Context: an optimization exercise on an open-source flow, tuned for small area. The choices shown serve that exercise and are no tape-out recipe. Function was checked by simulation only, so behaviour that the tests miss may differ from the original. Not every run is shown, and edits may drop behaviour that the tests do not exercise.

## flow/design.v in outline (module list and top-level ports)
// module btle_rx: 318 lines
// module btle_rx_core: 98 lines
// module cross_sign: 918 lines
module btle_rx #
(
  parameter SAMPLE_PER_SYMBOL = 8,
  parameter GFSK_DEMODULATION_BIT_WIDTH = 16,
  parameter LEN_UNIQUE_BIT_SEQUENCE = 32,
  parameter CHANNEL_NUMBER_BIT_WIDTH = 6,
  parameter CRC_STATE_BIT_WIDTH = 24
) (
  input wire clk,
  input wire rst,
  input wire [(LEN_UNIQUE_BIT_SEQUENCE-1) : 0] unique_bit_sequence,
  input wire [(CHANNEL_NUMBER_BIT_WIDTH-1) : 0] channel_number,
  input wire [(CRC_STATE_BIT_WIDTH-1) : 0] crc_state_init_bit,
  input wire signed [(GFSK_DEMODULATION_BIT_WIDTH-1) : 0] i,
  input wire signed [(GFSK_DEMODULATION_BIT_WIDTH-1) : 0] q,
  input wire iq_valid,
  output wire hit_flag,
  output reg  decode_run,
  output reg  decode_end,
  output reg  crc_ok,
  output reg  [2:0] best_phase,
  output reg  [6:0] payload_length,
  output reg  [7:0] pdu_octet_mem_data,
  input  wire [5:0] pdu_octet_mem_addr
);
  // ...
==> flow/flow/run.sh <==
#!/bin/bash
# Layout flow: the standard ORFS flow (standard.sh) with these changes:
# * synthesis: ABC maps the logic with an area-oriented script (flow/area.abc)
#   instead of ORFS's delay-oriented one; the Yosys passes and flip-flop
#   mapping are the standard ones, so the registers are the same;
# * port buffers: every input and output still gets its buffer, of the
#   smallest buffer cell (buf_1; repair_design resizes it where needed).
set -euo pipefail
W=$(pwd)
{
  echo "proc abc {args} {"
  echo "  set i [lsearch -exact \$args -script]"
  echo "  if {\$i >= 0} { lset args [expr {\$i+1}] $W/flow/area.abc }"
  echo "  yosys abc {*}\$args"
  echo "}"
  cat "$W/synth_recipe.tcl"
} > "$W/area_synth.tcl"
CTS="-sink_clustering_enable -repair_clock_nets -sink_clustering_size 18"
CTS="$CTS -sink_clustering_max_diameter 60 -buf_list sky130_fd_sc_hd__clkbuf_8 -dont_use_dummy_load"
bash "$W/standard.sh" SYNTH_SCRIPT="$W/area_synth.tcl" "CTS_ARGS=$CTS" \
  "BUFFER_PORTS_ARGS=-buffer_cell sky130_fd_sc_hd__buf_1" finish > "$W/standard_flow.log" 2>&1
==> flow/flow/area.abc <==
&get -n
&st
&dch
&nf -R 1000
&put
topo
stime -c
==> flow/standard.sh <==
#!/bin/bash
# synth_recipe.tcl (not shown) runs the flow's synth.tcl, then flattens the netlist and writes it again
# the make line also repeats each setting of config.mk as NAME=value (left out here)
make -C /OpenROAD-flow-scripts/flow DESIGN_CONFIG=/design/flow/config.mk WORK_HOME=/design/flow/orfs CLKGATE_MAP_FILE= SYNTH_SCRIPT=/design/flow/synth_recipe.tcl "${@:-finish}"
==> flow/config.mk <==
export PLATFORM = sky130hd
export DESIGN_NAME = btle_rx
export DESIGN_NICKNAME = btle_rx
export VERILOG_FILES = /design/flow/design.v
export SDC_FILE = /design/flow/constraint.sdc
export NUM_CORES = 4
export LEC_CHECK = 0
export CAP_MARGIN = 20
export CORE_MARGIN = 2
export CORE_UTILIZATION = 55
export CTS_BUF_LIST = sky130_fd_sc_hd__clkbuf_8
export CTS_CLUSTER_DIAMETER = 60
export CTS_CLUSTER_SIZE = 18
export PLACE_DENSITY = 0.65
export SLEW_MARGIN = 20
==> flow/constraint.sdc <==
create_clock -name core_clock -period 20.0 [get_ports {clk}]
set_input_delay 4.0000 -clock core_clock [delete_from_list [all_inputs] [get_ports {clk}]]
set_output_delay 4.0000 -clock core_clock [all_outputs]
set_load 0.01 [all_outputs]
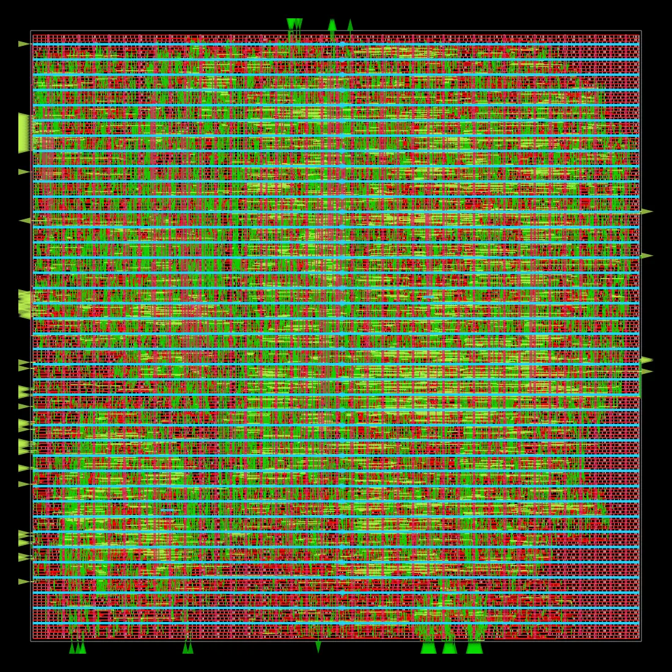
**Above:** run 1 (the whole layout, all layers).
Die X: 545 microns
die area: 297000 sq um
final non-filler cell total: 15.8k
chip height: 545 microns
final std cell area, no fill: 174000 sq um

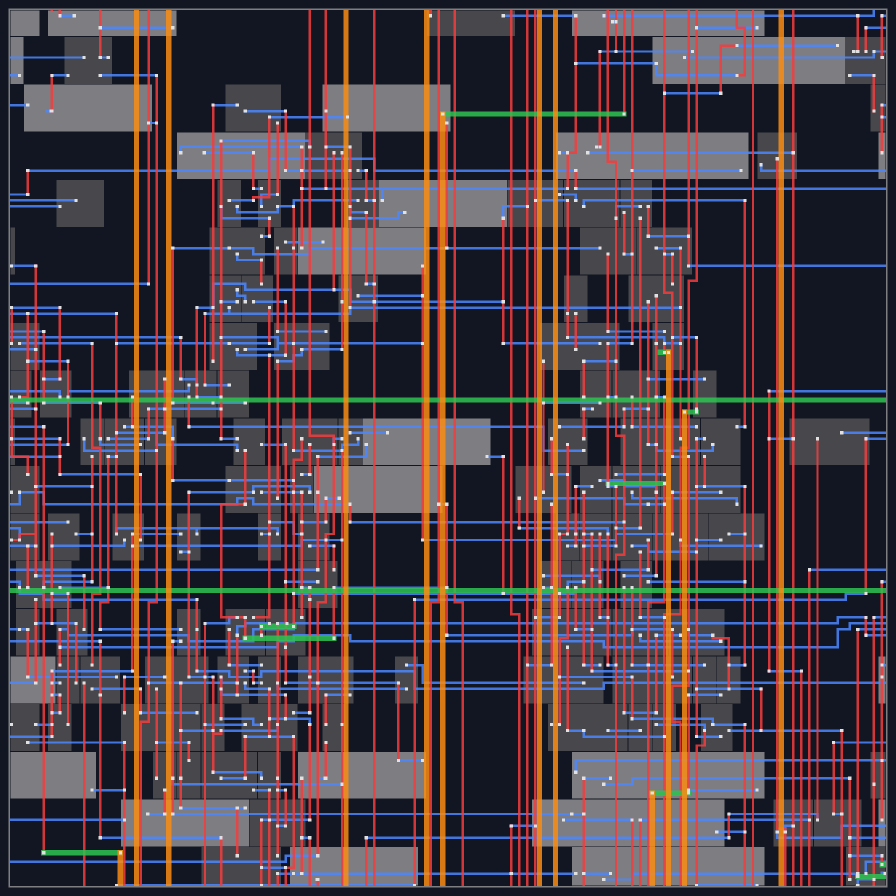
**Above:** run 1 (a small window of the routed layout).
Region (111, 384) to (161, 434) microns. Cells in gray, sequential cells in the stronger gray; small squares are vias.
layer	color
M1	blue
M2	red
M3	green
M4	orange
cells with their middle in the window	124
most frequent	nor2_1 (12), xnor2_1 (12), dfxtp_1 (12)
sequential cells in the window	18

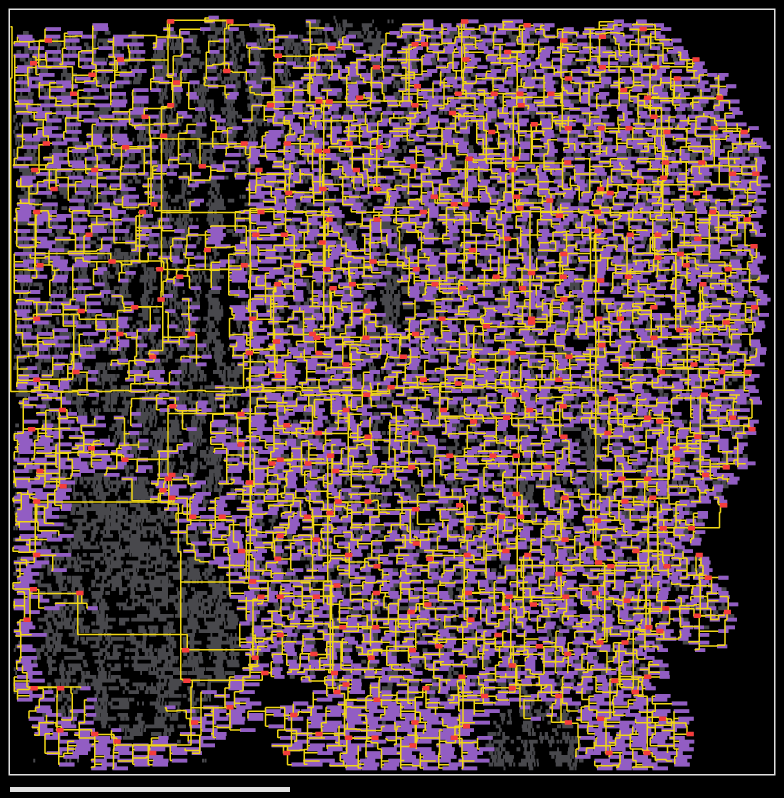
**Above:** run 1 (routed clock nets over the placement).
Scale bar: 200 microns.
[flip-flops] purple | count: 5349
[clock wires] yellow | length: 49.1 mm
[clock-net drivers] red | count: 356
flops lie	all over the die
clock skew: 0.108 ns
clock latency on the worst-skew pair: 1.10 ns

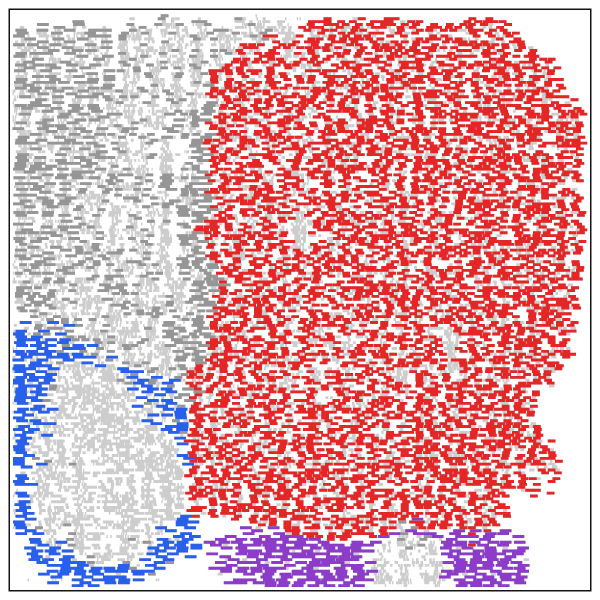
**Above:** run 1 (sequential cells grouped by signal name).
Other sequential cells in the stronger gray, the rest of the logic in the fainter gray.
netlist name	color	sequential cells
`h`	blue	256
`ring`	red	4096
`sr`	purple	249
sequential cell area share: 66.4%
FF/Latch Area: 116000 sq um
Final Util: 59.8%

==> flow_metrics.tcl, run 1 <==
set metrics [dict create \
    synth_seq_cells 5349 \
    cts.sinks 5349 \
    vias 102000 \
    nonClockInverterCount 340 \
    largest_reg_flops 4096 \
    routed_wl_mm 445 \
    status "finished clean" \
    avgViaCountPerCell 6.44 \
    grt_pass1_wl_mm 655 \
    crit_required_ns 20.89 \
    syn_avg_cell_area_sq_um 14.4 \
    holdWs_ns 0.234 \
    synth_fp_nets 11700 \
    synth-seq-area-share_pct 71.7 \
    worstMarginPinSlew_ns 1.31 \
    path_clk_slew_ns 0.10 \
    synth_cells 11200 \
    hold_viol 0 \
    multi_input_area_share_pct 25.8 \
    dp_hpwl_mm 300 \
    syn_area_sq_um 161000 \
    num-fill-cells 22800 \
    setup_viol 0 \
    path_depth 46 \
    critical-path-top-delay-family "adder cells" \
    yosys_most_used_dff "dfxtp_1" \
    clock_area_share_pct 2.81 \
    slowest_delay_ns 0.91 \
    num_rows 198 \
    dp_cells 15400 \
    layout-drive-gt1-share_pct 6.07 \
    dr.pass1.iters 11 \
]
==> run 1: cells in the mapped netlist (13+ instances only) <==
library cell,instances
a21oi_1,278
and4_1,38
and2_0,47
o21ai_0,132
mux2i_1,30
and3_1,31
a222oi_1,1347
a31oi_1,28
a21o_1,13
nand4_1,376
nor4_1,207
o21a_1,18
fa_1,248
nand2_1,381
a22oi_1,357
dfxtp_1,4492
a211oi_1,15
edfxtp_1,857
nor2b_1,39
xnor2_1,335
a2111oi_0,17
xor2_1,252
nor3_1,104
nand3_1,94
clkinv_1,340
a221oi_1,18
or3_1,14
mux2_1,203
ha_1,153
nand2b_1,20
nor2_1,522
a22o_1,22
nor4b_1,14
==> run 1: cells by family after synthesis <==
group           Yosys count  synth area share (%)
flops                  5349                  71.7
mux                     235                  1.63
compound gates         2310                  12.3
buf+inv                 341                 0.796
other cells               1               0.00233
xor+xnor                587                  3.19
simple gates           1939                  6.10
fa+ha+maj               401                  4.27
==> run 1: per-layer routing <==
metal	track usage [%]	up-vias	wire length (microns)
li1	-	44700	-
met1	42.7	51700	195000
met2	43.2	4735	194000
met3	5.19	679	41500
met4	9.50	4	14600
met5	0	-	16
==> run 2: too many edits to list; what changed since run 1 <==
flow/design.v: 1337 -> 2041 lines; modules unchanged: 0
  btle_rx: edited, 318 -> 282 lines
  btle_rx_core: edited, 98 -> 100 lines
  cross_sign: edited, 918 -> 1656 lines
==> module btle_rx_core as of run 2 <==
module btle_rx_core (
  input wire clk,
  input wire rst,
  input wire hit_flag,
  input wire adv_pdu_flag,
  input wire [23:0] crc_init,
  input wire bit_valid,
  input wire info_bit,
  input wire bit_valid_delay,
  output reg  [6:0] payload_length,
  output reg  payload_length_valid,
  output reg  [7:0] octet,
  output reg  octet_valid,
  output reg  decode_end,
  output reg  crc_ok
);
localparam [1:0] IDLE           = 0,
                 EXTRACT_LENGTH = 1,
                 CHECK_CRC      = 2;
reg  [1:0] phy_rx_state;
reg  [9:0] bit_count;
wire [6:0] octet_count = bit_count[9:3];
reg  [23:0] lfsr;
wire new_bit = lfsr[23]^info_bit;
always @ (posedge clk) begin
  if (rst | hit_flag) begin
    lfsr <= crc_init;
  end else if (bit_valid) begin
    lfsr[0] <= new_bit;
    lfsr[1] <= lfsr[0]^new_bit;
    lfsr[2] <= lfsr[1];
    lfsr[3] <= lfsr[2]^new_bit;
    lfsr[4] <= lfsr[3]^new_bit;
    lfsr[5] <= lfsr[4];
    lfsr[6] <= lfsr[5]^new_bit;
    lfsr[7] <= lfsr[6];
    lfsr[8] <= lfsr[7];
    lfsr[9] <= lfsr[8]^new_bit;
    lfsr[10] <= lfsr[9]^new_bit;
    lfsr[23:11] <= lfsr[22:10];
  end
end
always @ (posedge clk) begin
  if (rst) begin
    octet <= 0;
    octet_valid <= 0;
    bit_count <= 0;
    payload_length <= 0;
    payload_length_valid <= 0;
    decode_end <= 0;
    crc_ok <= 0;
    phy_rx_state <= IDLE;
  end else begin
    case(phy_rx_state)
      IDLE: begin
        octet <= 0;
        octet_valid <= 0;
        bit_count <= 0;
        payload_length <= 0;
        payload_length_valid <= 0;
        decode_end <= 0;
        crc_ok <= 0;
        phy_rx_state <= (hit_flag? EXTRACT_LENGTH : phy_rx_state);
      end
      EXTRACT_LENGTH: begin
        if (bit_valid) begin
          octet[7] <= info_bit;
          octet[6:0] <= octet[7:1];
          bit_count <= bit_count + 1;
        end
        if (octet_count == 2) begin
          payload_length <= (adv_pdu_flag? octet[5:0] : octet[4:0]);
          payload_length_valid <= 1;
          bit_count <= 0;
          phy_rx_state <= CHECK_CRC;
        end
        octet_valid <= (octet_count>=1? (bit_valid_delay && bit_count[2:0] == 0) : octet_valid);
      end
      CHECK_CRC: begin
        payload_length_valid <= 0;
        if (bit_valid) begin
          octet[7] <= info_bit;
          octet[6:0] <= octet[7:1];
          bit_count <= bit_count + 1;
        end
        if (octet_count == (payload_length+3)) begin
          decode_end <= 1;
          crc_ok <= (lfsr == 0);
          phy_rx_state <= IDLE;
        end else if (octet_count >= 1 && octet_count <= payload_length) begin
          octet_valid <= (bit_valid_delay && bit_count[2:0] == 0);
        end else begin
          octet_valid <= 0;
        end
      end
      default: ;
    endcase
  end
end
endmodule
==> module btle_rx as of run 2 <==
module btle_rx #
(
  parameter SAMPLE_PER_SYMBOL = 8,
  parameter GFSK_DEMODULATION_BIT_WIDTH = 16,
  parameter LEN_UNIQUE_BIT_SEQUENCE = 32,
  parameter CHANNEL_NUMBER_BIT_WIDTH = 6,
  parameter CRC_STATE_BIT_WIDTH = 24
) (
  input wire clk,
  input wire rst,
  input wire [(LEN_UNIQUE_BIT_SEQUENCE-1) : 0] unique_bit_sequence,
  input wire [(CHANNEL_NUMBER_BIT_WIDTH-1) : 0] channel_number,
  input wire [(CRC_STATE_BIT_WIDTH-1) : 0] crc_state_init_bit,
  input wire signed [(GFSK_DEMODULATION_BIT_WIDTH-1) : 0] i,
  input wire signed [(GFSK_DEMODULATION_BIT_WIDTH-1) : 0] q,
  input wire iq_valid,
  output wire hit_flag,
  output reg  decode_run,
  output reg  decode_end,
  output reg  crc_ok,
  output reg  [2:0] best_phase,
  output reg  [6:0] payload_length,
  output reg  [7:0] pdu_octet_mem_data,
  input  wire [5:0] pdu_octet_mem_addr
);
localparam [0:0] IDLE                     = 0,
                 WAIT_DECODE_END_LONGEST  = 1;
wire [7:0] hit_flag_internal;
wire [6:0] payload_length_internal [0:7];
wire [7:0] payload_length_valid;
wire [7:0] octet_internal [0:7];
wire [7:0] octet_valid;
wire [7:0] decode_end_internal;
wire [7:0] crc_ok_internal;
reg  [6:0] payload_length_store [0:7];
reg  [7:0] crc_ok_store;
reg  [7:0] decode_end_store;
wire [7:0] decode_end_and_crc_ok_store;
reg  [7:0] hit_flag_all_phase;
wire hit_flag_any;
reg  hit_flag_any_delay;
wire decode_end_all;
wire decode_end_early;
reg  [0:0] decode_end_state;
wire crst;
assign hit_flag_any = (|hit_flag_all_phase);
assign decode_end_all = (&decode_end_store);
assign decode_end_and_crc_ok_store = (decode_end_store&crc_ok_store);
assign decode_end_early = (|decode_end_and_crc_ok_store);
assign crst = rst|decode_end_early|decode_end_all;
assign hit_flag = (hit_flag_any==1 && hit_flag_any_delay==0);
always @ (posedge clk) begin
  if (rst) begin
    decode_run <= 0;
    hit_flag_any_delay <= 0;
    decode_end <= 0;
    crc_ok <= 0;
    best_phase <= 0;
    payload_length <= 0;
    decode_end_state <= IDLE;
  end else begin
    hit_flag_any_delay <= hit_flag_any;
    if (hit_flag) begin
      decode_run <= 1;
    end else if (decode_end) begin
      decode_run <= 0;
    end
    case (decode_end_and_crc_ok_store)
      8'h01 : begin best_phase <= 0; payload_length <= payload_length_store[0]; end
      8'h02 : begin best_phase <= 1; payload_length <= payload_length_store[1]; end
      8'h04 : begin best_phase <= 2; payload_length <= payload_length_store[2]; end
      8'h08 : begin best_phase <= 3; payload_length <= payload_length_store[3]; end
      8'h10 : begin best_phase <= 4; payload_length <= payload_length_store[4]; end
      8'h20 : begin best_phase <= 5; payload_length <= payload_length_store[5]; end
      8'h40 : begin best_phase <= 6; payload_length <= payload_length_store[6]; end
      8'h80 : begin best_phase <= 7; payload_length <= payload_length_store[7]; end
      default: ;
    endcase
    case(decode_end_state)
      IDLE: begin
        decode_end <= 0;
        crc_ok <= 0;
        decode_end_state <= (hit_flag? WAIT_DECODE_END_LONGEST : decode_end_state);
      end
      WAIT_DECODE_END_LONGEST: begin
        if (decode_end_early) begin
          decode_end <= 1;
          crc_ok <= 1;
          decode_end_state <= IDLE;
        end else if (decode_end_all) begin
          decode_end <= 1;
          decode_end_state <= IDLE;
        end
      end
    endcase
  end
end
reg [31:0] h [0:7];
reg [7:0]  hv;
reg [31:0] pr;             
reg        pv;
reg [2:0]  iq_phase;
reg        v1, v2, v3, v4, v5, v6;
reg [2:0]  tag1, tag2, tag3, tag4, tag5, tag6;
reg        b2, b3, b4;
reg        info5;
integer k;
always @ (posedge clk) begin
  if (iq_valid) begin
    h[0] <= {i, q};
    for (k=1; k<8; k=k+1) h[k] <= h[k-1];
  end
end
always @ (posedge clk) begin
  if (rst) begin
    hv <= 0;
    iq_phase <= 0;
  end else if (iq_valid) begin
    hv <= {(crst ? 7'd0 : hv[6:0]), 1'b1};
    iq_phase <= iq_phase + 1;
  end else if (crst) begin
    hv <= 0;
  end
end
always @ (posedge clk) begin
  pr <= h[7];
  pv <= hv[7] & ~crst;
  v1 <= iq_valid & ~rst;
  tag1 <= iq_phase;
end
wire cross_pos;
cross_sign cross_sign_i (
  .a(pr[31:16]),    
  .b(pr[15:0]),     
  .c(h[0][31:16]),  
  .d(h[0][15:0]),   
  .out(cross_pos)   
);
always @ (posedge clk) begin
  b2 <= cross_pos & pv;
  b3 <= b2;
  b4 <= b3;
  v2 <= v1 & ~crst;
  v3 <= v2 & ~crst;
  v4 <= v3 & ~crst;
  v5 <= v4 & ~crst;
  v6 <= v5 & ~crst;
  tag2 <= tag1;
  tag3 <= tag2;
  tag4 <= tag3;
  tag5 <= tag4;
  tag6 <= tag5;
end
reg  [255:0] sr;
reg  [7:0]   sn;
wire [31:0]  view;
genvar g;
generate
  for (g=0; g<32; g=g+1) begin : g_view
    assign view[31-g] = sr[8*g] & (sn > 8*g);
  end
endgenerate
always @ (posedge clk) begin
  if (v4) begin
    sr <= {sr[254:0], b4};
  end
end
always @ (posedge clk) begin
  if (crst) begin
    sn <= 0;
  end else if (v4 && sn != 8'hff) begin
    sn <= sn + 1;
  end
end
wire aa_match = (view == unique_bit_sequence);
wire [6:0] wl_init = {channel_number[0], channel_number[1], channel_number[2],
                      channel_number[3], channel_number[4], channel_number[5], 1'b1};
reg  [6:0] wl [0:7];
reg  [7:0] wl6;
always @* begin
  for (k=0; k<8; k=k+1) wl6[k] = wl[k][6];
end
always @ (posedge clk) begin
  info5 <= wl6[tag4] ^ b4;
end
wire [23:0] crc_init_sw = {crc_state_init_bit[7:0], crc_state_init_bit[15:8],
                           crc_state_init_bit[23:16]};
wire adv_pdu_flag = (channel_number==37 || channel_number==38 || channel_number==39);
reg [5:0] mcnt;
always @ (posedge clk) begin
  if (rst) mcnt <= 0;
  else mcnt <= mcnt + 1;
end
wire [5:0] rd_slot = pdu_octet_mem_addr + mcnt;
reg [511:0] ring [0:7];
generate
  for (g=0; g<8; g=g+1) begin : g_phase
    wire bv  = v5 & (tag5 == g);
    wire bvd = v6 & (tag6 == g);
    assign hit_flag_internal[g] = aa_match & bv;
    always @ (posedge clk) begin
      if (crst | hit_flag_internal[g]) begin
        wl[g] <= wl_init;
      end else if (v4 & (tag4 == g)) begin
        wl[g] <= {wl[g][5], wl[g][4], wl[g][3] ^ wl[g][6], wl[g][2], wl[g][1], wl[g][0], wl[g][6]};
      end
    end
    btle_rx_core btle_rx_core_i (
      .clk(clk),
      .rst(crst),
      .hit_flag(hit_flag_internal[g]),
      .adv_pdu_flag(adv_pdu_flag),
      .crc_init(crc_init_sw),
      .bit_valid(bv),
      .info_bit(info5),
      .bit_valid_delay(bvd),
      .payload_length(payload_length_internal[g]),
      .payload_length_valid(payload_length_valid[g]),
      .octet(octet_internal[g]),
      .octet_valid(octet_valid[g]),
      .decode_end(decode_end_internal[g]),
      .crc_ok(crc_ok_internal[g])
    );
    reg [5:0] addr_internal;
    reg       pend;
    reg [5:0] paddr;
    reg [7:0] pdata;
    wire      mrst = rst | hit_flag_internal[g];
    wire      we = pend & (paddr == ~mcnt);
    always @ (posedge clk) begin
      if (mrst) begin
        addr_internal <= 0;
      end else if (octet_valid[g]) begin
        addr_internal <= addr_internal + 1;
      end
    end
    always @ (posedge clk) begin
      if (rst) begin
        pend <= 0;
      end else if (octet_valid[g] & ~hit_flag_internal[g]) begin
        pend <= 1;
      end else if (we) begin
        pend <= 0;
      end
      if (~mrst & octet_valid[g]) begin
        paddr <= addr_internal;
        pdata <= octet_internal[g];
      end
    end
    always @ (posedge clk) begin
      ring[g] <= {ring[g][503:0], (we ? pdata : ring[g][511:504])};
    end
    always @ (posedge clk) begin
      if (rst|hit_flag_internal[g]) begin
        payload_length_store[g] <= 0;
      end else if (payload_length_valid[g]) begin
        payload_length_store[g] <= payload_length_internal[g];
      end
    end
    always @ (posedge clk) begin
      if (rst|hit_flag_internal[g]) begin
        crc_ok_store[g] <= 0;
        decode_end_store[g] <= 0;
      end else if (decode_end_internal[g]) begin
        crc_ok_store[g] <= crc_ok_internal[g];
        decode_end_store[g] <= 1;
      end
    end
    always @ (posedge clk) begin
      if (rst|decode_end_internal[g]|decode_end_early|decode_end_all) begin
        hit_flag_all_phase[g] <= 0;
      end else if (hit_flag_internal[g]) begin
        hit_flag_all_phase[g] <= 1;
      end
    end
  end
endgenerate
wire [511:0] ring_sel = ring[best_phase];
always @* begin
  pdu_octet_mem_data = ring_sel[8*rd_slot +: 8];
end
endmodule
==> flow/flow/run.sh (replaced) <==
#!/bin/bash
# Layout flow: the standard ORFS flow (standard.sh), with one change in
# synthesis: ABC maps the logic with an area-oriented script (flow/area.abc)
# instead of ORFS's delay-oriented one. Everything else (Yosys passes, flip-flop
# mapping, floorplan, placement, CTS, routing) is the standard flow.
set -euo pipefail
W=$(pwd)
{
  echo "proc abc {args} {"
  echo "  set i [lsearch -exact \$args -script]"
  echo "  if {\$i >= 0} { lset args [expr {\$i+1}] $W/flow/area.abc }"
  echo "  yosys abc {*}\$args"
  echo "}"
  cat "$W/synth_recipe.tcl"
} > "$W/area_synth.tcl"
bash "$W/standard.sh" SYNTH_SCRIPT="$W/area_synth.tcl" finish > "$W/standard_flow.log" 2>&1
--- a/flow/config.mk
+++ b/flow/config.mk
@@ -9,7 +9,7 @@
 export CORE_MARGIN = 2
 export CORE_UTILIZATION = 55
-export CTS_BUF_LIST = sky130_fd_sc_hd__clkbuf_8
+export CTS_BUF_LIST = sky130_fd_sc_hd__clkbuf_16
 export CTS_CLUSTER_DIAMETER = 60
-export CTS_CLUSTER_SIZE = 18
+export CTS_CLUSTER_SIZE = 24
 export PLACE_DENSITY = 0.65
 export SLEW_MARGIN = 20
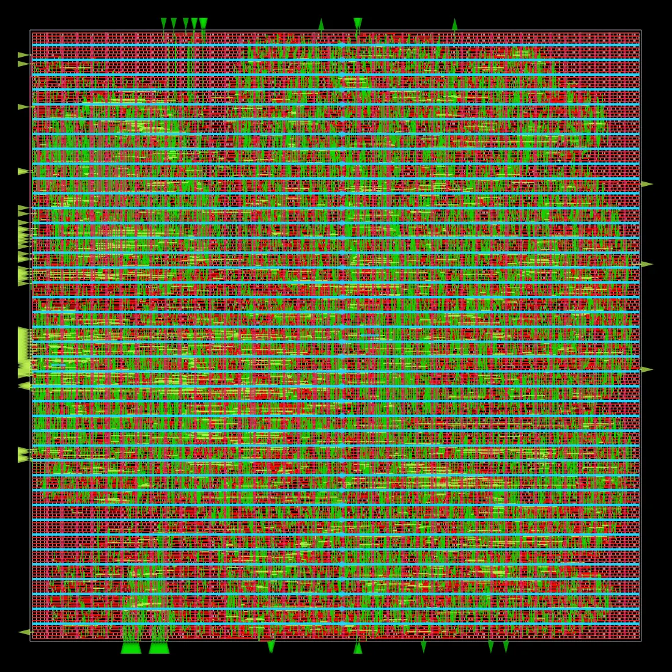
**Above:** run 2 (the whole layout, all layers).
final non-filler cell total: 17.7k
Final Util: 61.1%
Die X: 560 microns
final std cell area, no fill: 189000 sq um
# rows: 204

==> flow_metrics.tcl, run 2 <==
set metrics [dict create \
    avgViaCountPerCell 5.92 \
    yosys_most_used_dff "dfxtp_1" \
    grt_util_met2_pct 39.4 \
    die_area_sq_um 314000 \
    postCtsHoldBufs 0 \
    met2WireLength_mm 182 \
    synth_commonest_cells "4572 x dfxtp_1, 969 x nand2_1, 931 x a22oi_1, 857 x edfxtp_1, 680 x a21oi_1" \
    layout-drive-gt1-share_pct 5.45 \
    syn_area_sq_um 170000 \
    cts_tree "built" \
    dr.pass1.iters 10 \
    wl_met1_mm 174 \
    routed.top_layer "met5" \
    crit_required_ns 20.81 \
    top_usage_layer "met2" \
    slowest_delay_ns 0.75 \
    path_clk_slew_ns 0.09 \
    timing.fmax_mhz 64.9 \
    status "finished clean" \
    grt_use_met3_pct 3.25 \
    grt_util_met1_pct 34.3 \
    vias 105000 \
    hold_viol 0 \
    period_needed_ns 15.42 \
    routed_wl_mm 391 \
    dp_hpwl_mm 244 \
    synth_seq_cells 5429 \
    cts.sinks 5429 \
    syn_avg_cell_area_sq_um 13.3 \
    num-fill-cells 23700 \
    dp_cells 17100 \
    grt_pass1_wl_mm 616 \
    dp_slack_ns 4.54 \
    post-synth-top-count-cell "dfxtp_1" \
    holdWs_ns 0.327 \
    synth-seq-area-share_pct 68.9 \
    largest_reg_flops 4096 \
    critical-path-top-delay-family "adder cells" \
]
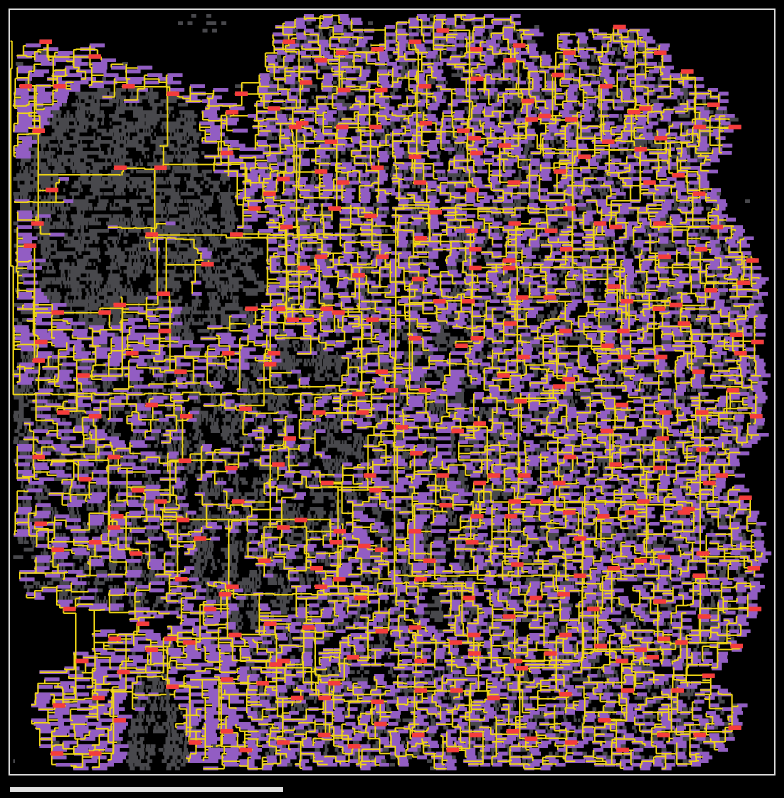
**Above:** run 2 (routed clock nets over the placement).
Scale bar: 200 microns.
[clock wires] yellow | length: 49.9 mm
[flip-flops] purple | count: 5429
[clock-net drivers] red | count: 321
routed clock nets	322
flops lie	all over the die
clock latency on the worst-skew pair: 0.94 ns
clock skew: 0.0484 ns

-- run 2: changes by cell type after synthesis, moves of 121 or more --
cell      previous run  this run
o21ai_0            132       311
fa_1               248       481
nand2_1            381       969
nand3_1             94       519
xnor2_1            335       179
nand4_1            376        74
and2_0              47       333
a222oi_1          1347       518
mux2_1             203        81
a21oi_1            278       680
a22oi_1            357       931
nor4_1             207        86
xor2_1             252       108
clkinv_1           340       566
-- run 2: final cells by class --
type | instances | area, sq um | share of cell area (%)
diodes | 6 | 15.0 | 0.00796
clock buffers | 330 | 8260 | 4.38
clock inverters | 185 | 2100 | 1.11
inverters | 566 | 2120 | 1.13
multi-input cells | 6772 | 51200 | 27.1
flip-flops and latches | 5429 | 117000 | 62.2
well taps | 4120 | 5150 | 2.73
repair buffers | 257 | 2500 | 1.32
-- run 2: logic make-up after synthesis --
kind of cell / synth area share, %
xor gates and xnor gates: 1.48
muxes: 1.84
other: 0.00220
DFF: 68.8
buffers and inverters: 1.25
AOI/OAI and AO/OA: 12.4
and+or+nand+nor: 7.38
adders and majority gates: 6.77
--- run 3 (diff from run 2) ---
--- a/flow/config.mk
+++ b/flow/config.mk
@@ -10,5 +10,5 @@
 export CORE_UTILIZATION = 55
-export CTS_BUF_LIST = sky130_fd_sc_hd__clkbuf_16
-export CTS_CLUSTER_DIAMETER = 60
-export CTS_CLUSTER_SIZE = 24
+export CTS_BUF_LIST = sky130_fd_sc_hd__clkbuf_8
+export CTS_CLUSTER_DIAMETER = 50
+export CTS_CLUSTER_SIZE = 16
 export PLACE_DENSITY = 0.65
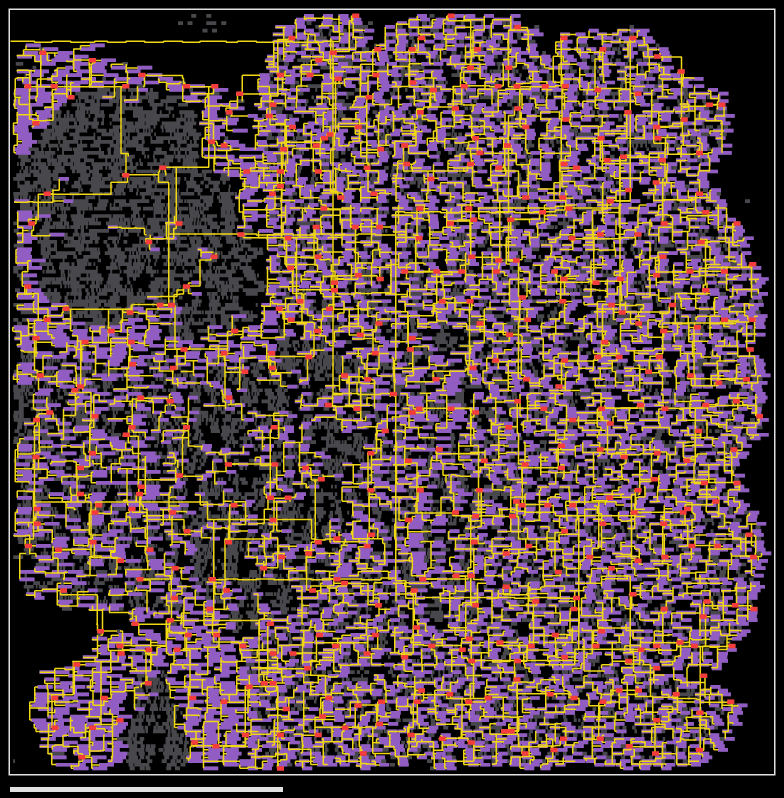
**Above:** run 3 (routed clock nets over the placement).
Scale bar: 200 microns.
clock skew: 0.0933 ns
clock latency on the worst-skew pair: 1.14 ns

==> flow_metrics.tcl, run 3 <==
set metrics [dict create \
    status "finished clean" \
    largest_reg_flops 4096 \
    hold_viol 0 \
    nonClockInverterCount 566 \
    synth-seq-area-share_pct 68.9 \
    yosys_most_used_dff "dfxtp_1" \
    crit_required_ns 21.00 \
    cts.sinks 5429 \
    seq-cell-share_pct 62.7 \
    holdWs_ns 0.284 \
    dominant_cells "registers" \
    dp_hpwl_mm 244 \
    layout-drive-gt1-share_pct 6.54 \
    worstMarginPinSlew_ns 1.10 \
    dieWidth_microns 560 \
    multi_input_comb_area_sq_um 51200 \
    timing.fmax_mhz 64.8 \
    setup_viol 0 \
    num-fill-cells 23900 \
    clock_area_share_pct 4.72 \
    postCtsHoldBufs 0 \
    final.clkbuf_count 482 \
    dp_slack_ns 4.54 \
    post-synth-top-count-cell "dfxtp_1" \
]
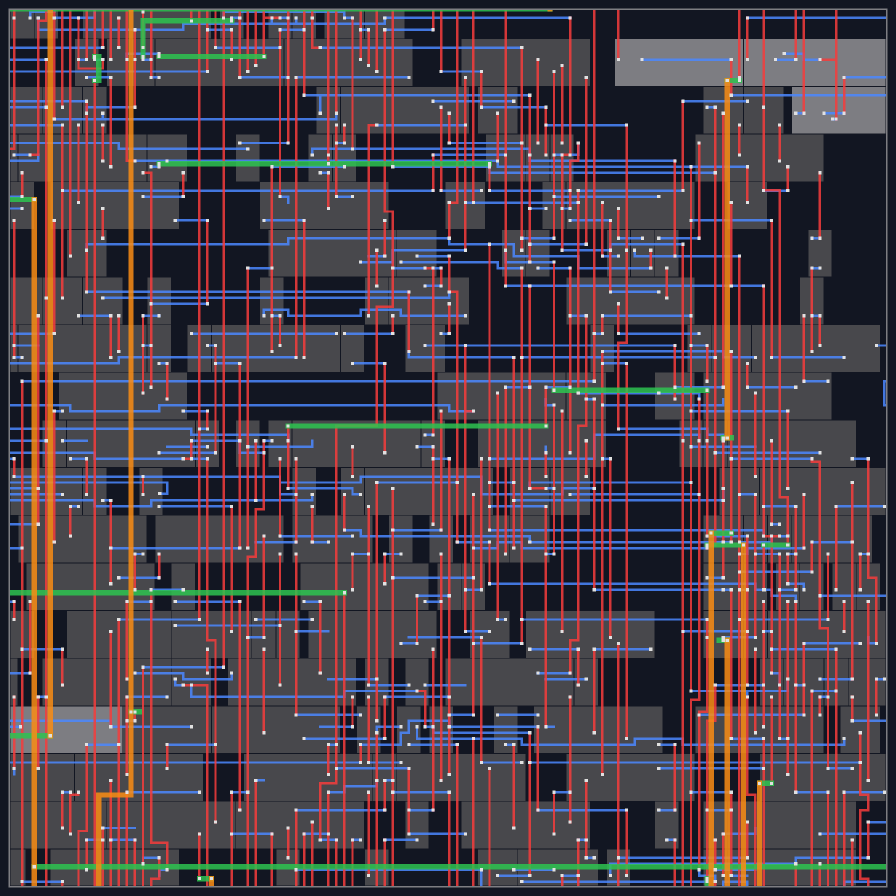
**Above:** run 3 (a small window of the routed layout).
Region (115, 395) to (165, 445) microns. Cells in gray, sequential cells in the stronger gray; small squares are vias.

[run 3: cell types whose count changed in the layout (fill, tap and decap cells not counted), sizes merged]
cell and change:
clkinv +13, diode +4, bufinv +13, clkbuf +152, clkinvlp +5, inv +1
[run 3: critical path: cells and delay by family (launching register included)]
family / cells / cell delay [ns]
fa+ha+maj: 32 / 13.10
flops: 1 / 0.74
buf+inv: 5 / 0.41
simple gates: 5 / 1.12
[run 3: kinds of logic (layout without fill, tap and decap cells)]
| group | count (synthesis) | count (layout) | share of synthesized area [%] |
|---|---|---|---|
| flip-flops | 5429 | 5429 | 68.8 |
| AO/OA/AOI/OAI | 2944 | 2944 | 12.4 |
| AND/OR/NAND/NOR | 2710 | 2710 | 7.38 |
| adder cells (fa/ha/maj) | 633 | 633 | 6.77 |
| buffers and inverters | 567 | 1522 | 1.25 |
| XOR/XNOR | 287 | 287 | 1.48 |
| multiplexers | 197 | 197 | 1.84 |
| other | 1 | 11 | 0.00220 |
[run 3: layer usage]
| metal | part of all wire (%) | track usage, % |
|---|---|---|
| met5 | 0.0074 | 0 |
| met1 | 45 | 34.3 |
| met4 | 3.4 | 8.38 |
| met2 | 47 | 39.3 |
| met3 | 5.5 | 3.23 |

-- afterwards: timing with drivers on the ports --
How much do the figures lean on ideal ports? The routed layouts below were timed once more, with nothing changed but the port constraints.
Step 1: set_driving_cell puts a clkbuf_16 on clk and a buf_2 on each other input, an assumption about the parent block.
Step 2 times the ports against the registers' clock, not the clock port: input delays grow and output delays shrink by t, the midpoint of the rising clock arrivals with the driver on.
a / b / c = ideal ports / drivers / drivers and shift; a / b = the first two.
| run | shift t [ns] | setup WS [ns] | hold WS [ns] | worst register clock-pin slew, ns |
|---|---|---|---|---|
| run 1 | 1.151 | 4.643 / 4.643 / 4.643 | 0.234 / 0.234 / 0.234 | 0.11 / 0.11 |
| run 2 | 1.017 | 4.581 / 4.581 / 4.581 | 0.327 / 0.327 / 0.327 | 0.10 / 0.10 |
| run 3 | 1.200 | 4.568 / 4.568 / 4.568 | 0.284 / 0.284 / 0.284 | 0.10 / 0.10 |
After both steps setup and hold are still met in every run listed.
